Background: an optimization exercise with open tools, aiming at small area. Do not read the settings as production practice.
Function was checked by simulation only, so behaviour that the tests miss may differ from the original.

[design/flow/config.mk]
export PLATFORM = sky130hd
export DESIGN_NAME = TopModule
export DESIGN_NICKNAME = TopModule
export VERILOG_FILES = /design/flow/design.v
export SDC_FILE = /design/flow/constraint.sdc
export NUM_CORES = 4
export LEC_CHECK = 0
export CAP_MARGIN = 20
export CORE_MARGIN = 2
export CORE_UTILIZATION = 45
export SLEW_MARGIN = 20
[design/flow/constraint.sdc]
create_clock -name core_clock -period 12.0 [get_ports {clock}]
set_input_delay 2.4000 -clock core_clock [delete_from_list [all_inputs] [get_ports {clock}]]
set_output_delay 2.4000 -clock core_clock [all_outputs]
set_load 0.01 [all_outputs]
[design/flow/design.v]
module X_Calculator(
    input[31:0] x,
    input[31:0] y,
    input [31:0] angle,
    input [1:0] mode,
    input [31:0] y_shift,
    input clock,
    output [31:0] x_out
);
reg [31:0] x_out_temp;
always @ (posedge clock)
begin
    case(mode)
    2'b01:
    begin
        x_out_temp <= y[31] ? x - y_shift : x + y_shift;
    end
    2'b11:
    begin
        x_out_temp <= y[31] ? x + y_shift : x - y_shift;
    end
    2'b00:
    begin
        x_out_temp <= x;
    end
    endcase 
end
assign x_out = x_out_temp;
endmodule
module Y_Calculator(
    input [31:0] y,
    input [31:0] x_shift,
    input clock,
    output wire [31:0] y_out
);
reg [31:0] y_out_temp;
always @ (posedge clock)
  begin
    y_out_temp <= y[31] ? y + x_shift : y - x_shift;
  end
assign y_out = y_out_temp;
endmodule
module Z_Calculator(
    input [31:0] angle,
    input [31:0] y,
    input [31:0] lookup_table_amount,
    input clock,
    output wire [31:0] angle_out
);
reg [31:0] angle_out_temp;
always @ (posedge clock)
begin
  angle_out_temp <= y[31] ? angle - lookup_table_amount : angle + lookup_table_amount;
end
assign angle_out = angle_out_temp;
endmodule
module Scaler(input [31:0] number , input [1:0] mode , output [31:0] answer);
reg [31:0] circular_answer , hyperbolic_answer;
always @(*)
begin
    hyperbolic_answer <= number + (((number>>>3) + (number>>>4))
     + ((number>>>6) + (number>>>8))) + (((number>>>12) + (number>>>13)) + ((number>>>14) + (number>>>15)));
    circular_answer <=  (number >>> 1) + ((((number >>>4) + (number>>>5))
     + ((number>>>7) + (number>>>8))) + (((number>>>10) + (number>>>11)) + ((number>>>12) + (number>>>13))));
end
assign answer = (mode == 2'b01)? circular_answer : ((mode == 2'b11) ? hyperbolic_answer : number);
endmodule
module Quadrant_Corrector(
    input [31:0] x,
    input [31:0] y,
    input[31:0] angle,
    output reg [31:0] x_out,
    output reg [31:0] y_out,
    output reg [31:0] angle_out
);
always @(*)
begin
    case({x[31] , y[31]})
        2'b00,2'b01:
            begin		 
            x_out <= x;
            y_out <= y;
            angle_out <= 32'b00000000000000000000000000000000;
            end
        2'b10:				 
            begin
            x_out <= -y;
            y_out <= x;
            angle_out <= 32'b00100000000000000000000000000000;
            end
        2'b11:				 
            begin
            x_out <= y;			
            y_out <= -x;
            angle_out <= 32'b01000000000000000000000000000000;
            end
    endcase
end
endmodule
module CORDIC_Vector(input clock,
    input signed [31:0] x,
    input signed [31:0] y,
    input signed [31:0] angle,
    input [1:0] mode,
    output wire signed [31:0] rotated_x,
    output wire signed [31:0] rotated_y,
    output wire signed [31:0] final_angle);
parameter NUMBER_OF_ITERATIONS = 17;
wire signed [31:0] x_prime [0:NUMBER_OF_ITERATIONS-1];
wire signed [31:0] y_prime [0:NUMBER_OF_ITERATIONS-1];
wire signed [31:0] x_start, y_start,angle_start;
wire signed [31:0] rotated_angles [0:NUMBER_OF_ITERATIONS-1];
Quadrant_Corrector qc(.x(x) , .y(y) , .angle(angle) , .x_out(x_start) , .y_out(y_start) , .angle_out(angle_start));
begin
  assign  x_prime[0] = x_start;
  assign  y_prime[0] = y_start;
  assign rotated_angles[0] = angle_start;
end
genvar i;
generate
for (i=0;i<NUMBER_OF_ITERATIONS;i=i+1)
begin: iterations
	    wire signed [31:0] xshift, yshift , lta;
        assign xshift = x_prime[i] >>> i;  
        assign yshift = y_prime[i] >>> i;
        assign lta = Lookup(i , mode);
        X_Calculator xc(.x(x_prime[i]) , .y(y_prime[i]) , .angle(rotated_angles[i])
        , .mode (mode) , .y_shift(yshift) , .clock(clock) , .x_out(x_prime[i+1]));
        Y_Calculator yc(.y(y_prime[i]), .x_shift(xshift) , .clock(clock) , .y_out(y_prime[i+1]));
        Z_Calculator zc(.angle(rotated_angles[i]) ,.y(y_prime[i]), .lookup_table_amount(lta) , .clock(clock) ,
         .angle_out(rotated_angles[i+1]));
end
endgenerate
wire [31:0] scaled_x , scaled_y;
Scaler scaler(.number(x_prime[NUMBER_OF_ITERATIONS-1]) , .mode(mode) , .answer(scaled_x));
Scaler scaler2(.number(y_prime[NUMBER_OF_ITERATIONS-1]) , .mode(mode) , .answer(scaled_y));
assign rotated_x = scaled_x;
assign rotated_y = scaled_y;
assign final_angle = rotated_angles[NUMBER_OF_ITERATIONS-1];
 function [31:0] Lookup;
    input [4:0] index; input [1:0] mode;
     begin : funcbody
    reg [31:0] atan_table [0:31];
    reg [31:0] atanh_table [0:31];
    reg [31:0] lin_table [0:31];
     atan_table[0] 	= 32'b00010000000000000000000000000000;
     atan_table[1] 	= 32'b00001001011100100000001010001111;
     atan_table[2] 	= 32'b00000100111111011001110000101110;
     atan_table[3] 	= 32'b00000010100010001000100011101010;
     atan_table[4] 	= 32'b00000001010001011000011010100010;
     atan_table[5] 	= 32'b00000000101000101110101111110001;
     atan_table[6] 	= 32'b00000000010100010111101100001111;
     atan_table[7] 	= 32'b00000000001010001011111000101011;
     atan_table[8] 	= 32'b00000000000101000101111100101010;
     atan_table[9] 	= 32'b00000000000010100010111110010111;
     atan_table[10] 	= 32'b00000000000001010001011111001100;
     atan_table[11] 	= 32'b00000000000000101000101111100110;
     atan_table[12] 	= 32'b00000000000000010100010111110011;
     atan_table[13] 	= 32'b00000000000000001010001011111010;
     atan_table[14] 	= 32'b00000000000000000101000101111101;
     atan_table[15] 	= 32'b00000000000000000010100010111110;
     atan_table[16] 	= 32'b00000000000000000001010001011111;
     atan_table[17] 	= 32'b00000000000000000000101000110000;
     atan_table[18] 	= 32'b00000000000000000000010100011000;
     atan_table[19] 	= 32'b00000000000000000000001010001100;
     atan_table[20] 	= 32'b00000000000000000000000101000110;
     atan_table[21] 	= 32'b00000000000000000000000010100011;
     atan_table[22] 	= 32'b00000000000000000000000001010001;
     atan_table[23] 	= 32'b00000000000000000000000000101001;
     atan_table[24] 	= 32'b00000000000000000000000000010100;
     atan_table[25] 	= 32'b00000000000000000000000000001010;
     atan_table[26] 	= 32'b00000000000000000000000000000101;
     atan_table[27] 	= 32'b00000000000000000000000000000011;
     atan_table[28] 	= 32'b00000000000000000000000000000001;
     atan_table[29] 	= 32'b00000000000000000000000000000001;
     atan_table[30] 	= 32'b00000000000000000000000000000000;
     atan_table[31] 	= 32'b00000000000000000000000000000000;
 		atanh_table[0] = 32'b01000110010011111010100111101011;
		atanh_table[1] = 32'b00100000101100010101110111110101;
		atanh_table[2] = 32'b00010000000101011000100100011101;
		atanh_table[3] = 32'b00001000000000101010110001000101;
		atanh_table[4] = 32'b00001000000000101010110001000101;
		atanh_table[5] = 32'b00000100000000000101010101100010;
		atanh_table[6] = 32'b00000010000000000000101010101011;
		atanh_table[7] = 32'b00000001000000000000000101010101;
		atanh_table[8] = 32'b00000000100000000000000000101011;
		atanh_table[9] = 32'b00000000010000000000000000000101;
		atanh_table[10] = 32'b00000000001000000000000000000001;
		atanh_table[11] = 32'b00000000000100000000000000000000;
		atanh_table[12] = 32'b00000000000010000000000000000000;
		atanh_table[13] = 32'b00000000000001000000000000000000;
		atanh_table[14] = 32'b00000000000001000000000000000000;
		atanh_table[15] = 32'b00000000000000100000000000000000;
		atanh_table[16] = 32'b00000000000000010000000000000000;
		atanh_table[17] = 32'b00000000000000001000000000000000;
		atanh_table[18] = 32'b00000000000000000100000000000000;
		atanh_table[19] = 32'b00000000000000000010000000000000;
		atanh_table[20] = 32'b00000000000000000001000000000000;
		atanh_table[21] = 32'b00000000000000000000100000000000;
		atanh_table[22] = 32'b00000000000000000000010000000000;
		atanh_table[23] = 32'b00000000000000000000001000000000;
		atanh_table[24] = 32'b00000000000000000000000100000000;
		atanh_table[25] = 32'b00000000000000000000000010000000;
		atanh_table[26] = 32'b00000000000000000000000001000000;
		atanh_table[27] = 32'b00000000000000000000000000100000;
		atanh_table[28] = 32'b00000000000000000000000000010000;
		atanh_table[29] = 32'b00000000000000000000000000001000;
		atanh_table[30] = 32'b00000000000000000000000000000100;
		atanh_table[31] = 32'b00000000000000000000000000000010;
     lin_table[0] 	= 32'b10000000000000000000000000000000;
     lin_table[1] 	= 32'b01000000000000000000000000000000;
     lin_table[2] 	= 32'b00100000000000000000000000000000;
     lin_table[3] 	= 32'b00010000000000000000000000000000;
     lin_table[4] 	= 32'b00001000000000000000000000000000;
     lin_table[5] 	= 32'b00000100000000000000000000000000;
     lin_table[6] 	= 32'b00000010000000000000000000000000;
     lin_table[7] 	= 32'b00000001000000000000000000000000;
     lin_table[8] 	= 32'b00000000100000000000000000000000;
     lin_table[9] 	= 32'b00000000010000000000000000000000;
     lin_table[10] 	= 32'b00000000001000000000000000000000;
     lin_table[11] 	= 32'b00000000000100000000000000000000;
     lin_table[12] 	= 32'b00000000000010000000000000000000;
     lin_table[13] 	= 32'b00000000000001000000000000000000;
     lin_table[14] 	= 32'b00000000000000100000000000000000;
     lin_table[15] 	= 32'b00000000000000010000000000000000;
     lin_table[16] 	= 32'b00000000000000001000000000000000;
     lin_table[17] 	= 32'b00000000000000000100000000000000;
     lin_table[18] 	= 32'b00000000000000000010000000000000;
     lin_table[19] 	= 32'b00000000000000000001000000000000;
     lin_table[20] 	= 32'b00000000000000000000100000000000;
     lin_table[21] 	= 32'b00000000000000000000010000000000;
     lin_table[22] 	= 32'b00000000000000000000001000000000;
     lin_table[23] 	= 32'b00000000000000000000000100000000;
     lin_table[24] 	= 32'b00000000000000000000000010000000;
     lin_table[25] 	= 32'b00000000000000000000000001000000;
     lin_table[26] 	= 32'b00000000000000000000000000100000;
     lin_table[27] 	= 32'b00000000000000000000000000010000;
     lin_table[28] 	= 32'b00000000000000000000000000001000;
     lin_table[29] 	= 32'b00000000000000000000000000000100;
     lin_table[30] 	= 32'b00000000000000000000000000000010;
     lin_table[31] 	= 32'b00000000000000000000000000000001;
     Lookup = (mode == 2'b01)? atan_table[index] : ((mode == 2'b11)? atanh_table[index] : lin_table[index]);
   end
  endfunction
endmodule
module TopModule(input clock,
    input signed [31:0] x,
    input signed [31:0] y,
    input signed [31:0] angle,
    input [1:0] mode,
    output wire signed [31:0] rotated_x,
    output wire signed [31:0] rotated_y,
    output wire signed [31:0] final_angle);
CORDIC_Vector #(17) cr  (.clock(clock),.x(x) ,.y(y) , .angle(angle) , .mode(mode) , .rotated_x(rotated_x) , .rotated_y(rotated_y) , .final_angle(final_angle));
endmodule
[design/flow/run.sh]
#!/bin/bash
# synth_recipe.tcl (not shown) runs the flow's synth.tcl, then flattens the netlist and writes it again
# the make line also repeats each setting of config.mk as NAME=value (left out here)
make -C /OpenROAD-flow-scripts/flow DESIGN_CONFIG=/design/flow/config.mk WORK_HOME=/design/flow/orfs CLKGATE_MAP_FILE= SYNTH_SCRIPT=/design/flow/synth_recipe.tcl finish
wires.png
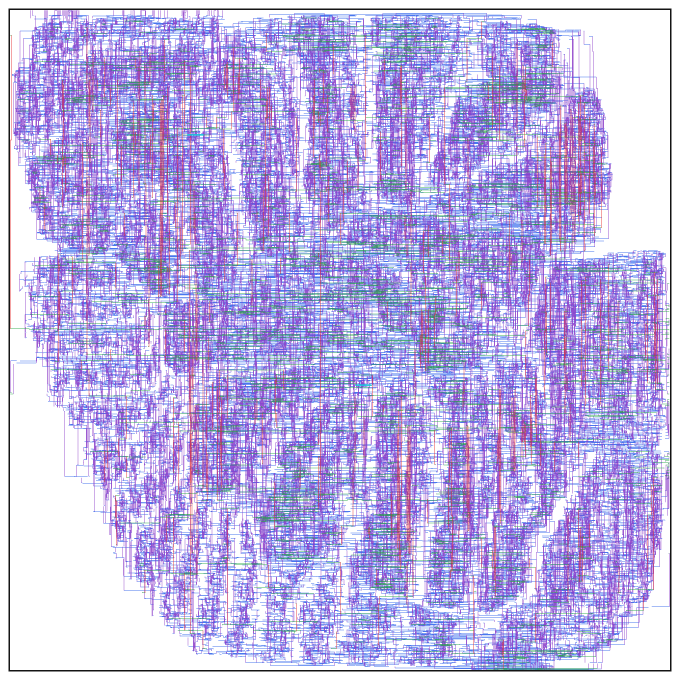
metal 2 -> purple  # wire length 244 mm
metal 5 -> cyan  # wire length 27.6 um
metal 1 -> blue  # wire length 250 mm
metal 3 -> green  # wire length 32.7 mm
metal 4 -> red  # wire length 17,100 um

worst_path.png
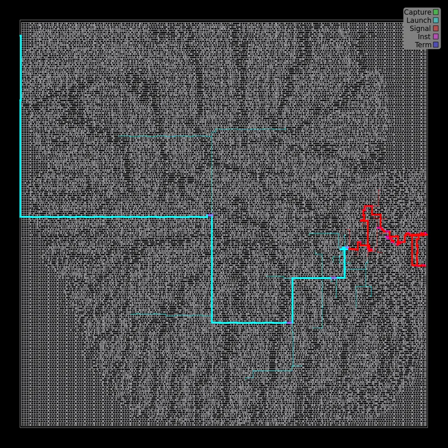
final worst slack: 0.428 ns
post-layout min period: 11.57 ns
final cell count without fillers: 25.8k

==> flow_summary.yaml <==
place:
  portBuffers: 162
  hpwl_um: 428000
  gp_congestion: 0.952
timing:
  whs_ns: 0.326
  relSlewSlack_pct: 24.0
  slew_violations: 0
  post-route-period-util_pct: 96.4
  setup_viol: 0
  grt_setup_unrepaired: "false"
  tightest_slew_ns: 1.14
min_path:
  worstHoldEndpoint: "cr.iterations[13].zc.angle_out_temp[0]$_DFF_P_"
  hold_depth: 0
cts:
  clk_path_buf_depth: 4
  ctsHtreeMaxLevel: 4
  clkSinkCount: 1511
  clk_latency_ns: 0.92
  cts_hold_buffers: 0
setup_path:
  cp_common_cell: "fa_1"
  endpoint_kind: "output pin"
  crit_path_max_incr_delay_ns: 0.56
  regToRegSetupSlack_ns: 6.19
  start_kind: "flop"
  timing.critical_path.arrival_ns: 9.17
  cp_max_fo: 8
grt:
  overflow: 0
  grt_max_degree: 148
  antenna_found_initial: 18
  grt_usage_pct: 27.3
  grt_pass1_vias: 143000
logic_synthesis:
  synth_area_um2: 170000
  synthTopCellsByCount: "2,220 x ha_1, 2,196 x a21oi_1, 1,854 x nor2_1"
  synth_edf_count: 512
cells_and_area:
  final_core_util_pct: 48.7
  syn_to_final_growth_pct: 7.67
  post_route_cells_drive_above_1_share_pct: 3.80
floorplan:
  initial_utilization_pct: 45.2
  floorplan.die.width_um: 619
run_status:
  status: "complete, no violations"
route:
  first_pass_iters: 6
placement_by_type.png
Scale bar: 200 um.
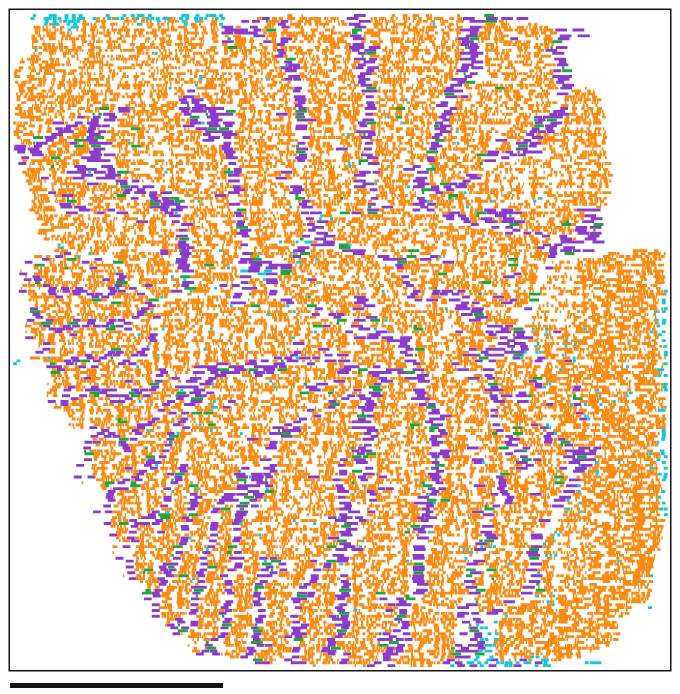
sequential cells -> purple  # cells 1,511, share of their area 20%
remaining buffers and delay cells -> cyan  # cells 347, share of their area 1.7%
combinational and other logic -> orange  # cells 18,558, share of their area 75%
clock drivers and dummy loads -> green  # cells 336, share of their area 3.5%

flops_by_reg.png
Other sequential cells in the stronger gray, the rest of the logic in the fainter gray.
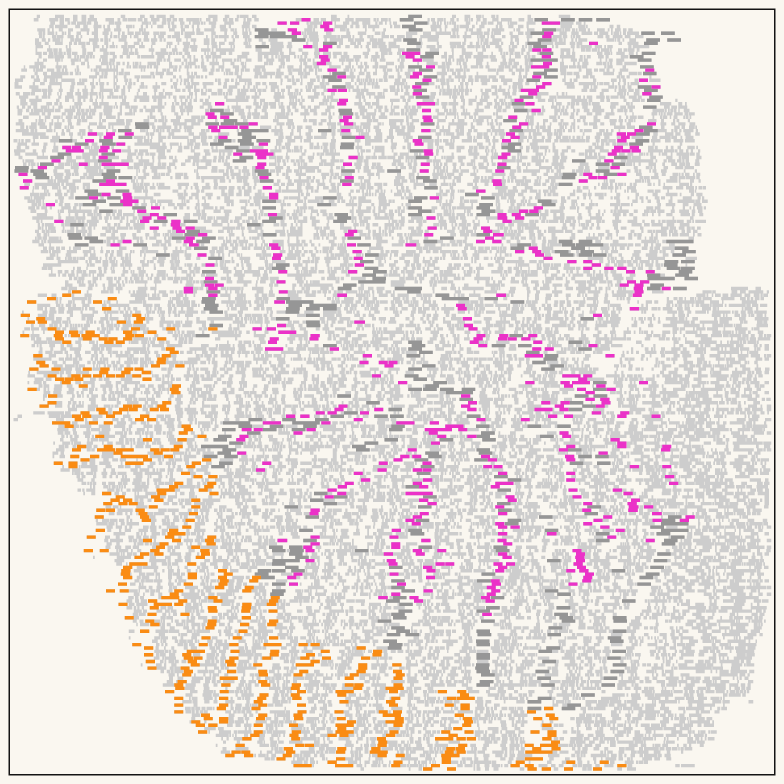
`cr.iterations.zc.angle_out_temp` -> orange  # sequential cells 487
`cr.iterations.yc.y_out_temp` -> magenta  # sequential cells 512

-- flip-flops by register name, indices dropped and copies added, names as in the netlist --
register,count
cr.iterations.xc.x_out_temp,512
cr.iterations.zc.angle_out_temp,487
cr.iterations.yc.y_out_temp,512
-- layout by cell type, fill, tap and decap left out, drive strengths merged, types with 125 or more instances in the layout --
master	n
o31ai	126
a21o	690
a22o	143
nor3	436
nor2	1856
mux2i	133
a211oi	172
fa	518
buf	187
o22ai	141
xnor2	1165
o21a	197
clkdlybuf4s50	160
edfxtp	512
a221oi	196
and3	125
a221o	219
nand2	1292
clkbuf	237
a21oi	2196
ha	2220
o21bai	448
o21ai	1171
nor2b	232
nand3	276
o221ai	190
or3	154
nand2b	250
dfxtp	999
inv	1727
a31oi	182
xor2	638
-- cell families after synthesis --
family	after synthesis	share of synthesized area [%]
simple gates	5192	14.1
buf+inv	2496	5.52
compound gates	6920	26.7
xor+xnor	1803	9.29
mux	179	1.09
flops	1511	20.8
fa+ha+maj	2738	22.4
-- per-stage QoR --
step	std cells
after global placement	25400
after floorplan	20800
after global routing	25700
final	25800
after CTS	25700
after detailed placement	25400
-- routing by layer --
layer  global-route usage, %  vias to the layer above  routed length, um
met5                       0                        -                 27
li1                        -                    74700                  -
met2                    43.9                     4598             244000
met4                    8.05                        4              17100
met3                    2.82                      767              32700
met1                    38.4                    73200             250000
-- critical path, delay by kind of cell, from the launching register on --
family	cells	cell delay [ns]
buffers and inverters	5	1.05
AOI/OAI and AO/OA	10	2.39
DFF	1	0.48
adders and majority gates	6	2.85
and+or+nand+nor	4	0.71
xor gates and xnor gates	3	0.77
-- worst max path at each step --
stage	from	end	slack, ns	depth (start not counted)
floorplan	mode[0]	cr.iterations[0].xc.x_out_temp[0]$_DFFE_PP_	1.28	3
global placement	cr.iterations[15].xc.x_out_temp[13]$_DFFE_PP_	rotated_x[30]	1.07	30
detailed placement	cr.iterations[15].xc.x_out_temp[13]$_DFFE_PP_	rotated_x[30]	1.09	30
CTS	cr.iterations[15].xc.x_out_temp[13]$_DFFE_PP_	rotated_x[30]	0.06	30
global route	cr.iterations[15].yc.y_out_temp[5]$_DFF_P_	rotated_y[26]	0.04	25
finish	cr.iterations[15].yc.y_out_temp[14]$_DFF_P_	rotated_y[31]	0.43	28
-- cell type report --
type                            instances  share of cell area (%)
Multi-Input combinational cell      16800                    68.6
Sequential cell                      1511                    19.3
Inverter                             1726                    3.55
Tap cell                             4994                    3.41
Clock buffer                          237                    2.79
Timing Repair Buffer                  347                    1.68
Clock inverter                         99                   0.614
Antenna cell                            8                  0.0109
-- what timing repair did --
| action | CTS | global route |
|---|---|---|
| gates resized for setup | 0 | 21 |
| hold endpoints to repair | 0 | 0 |
| endpoints found under the setup margin | 0 | 9 |
| buffers inserted | 0 | 4 |

what the ideal ports hide:
How much do the figures lean on ideal ports? The routed layout below was timed once more, with nothing changed but the port constraints.
Step 1, drivers: a clkbuf_16 drives clock and a buf_2 each remaining input, both assumed.
Step 2 adds t to the input delays and takes it off the output delays; t is the mean of the earliest and latest rising clock arrival at the registers after step 1. Input paths then give back, and output paths get back, about the clock's delay inside the block.
a / b / c = no drivers / after step 1 / after step 2; a / b = the first two.
t, ns: 0.985
setup WS [ns]: 0.428 / 0.326 / 1.311
latest minus earliest clock arrival (ns): 0.077 / 0.076
After both steps setup and hold are still met in this run. For this run, drivers alone change the setup slack by -0.102 ns; drivers and shift together by +0.883 ns.
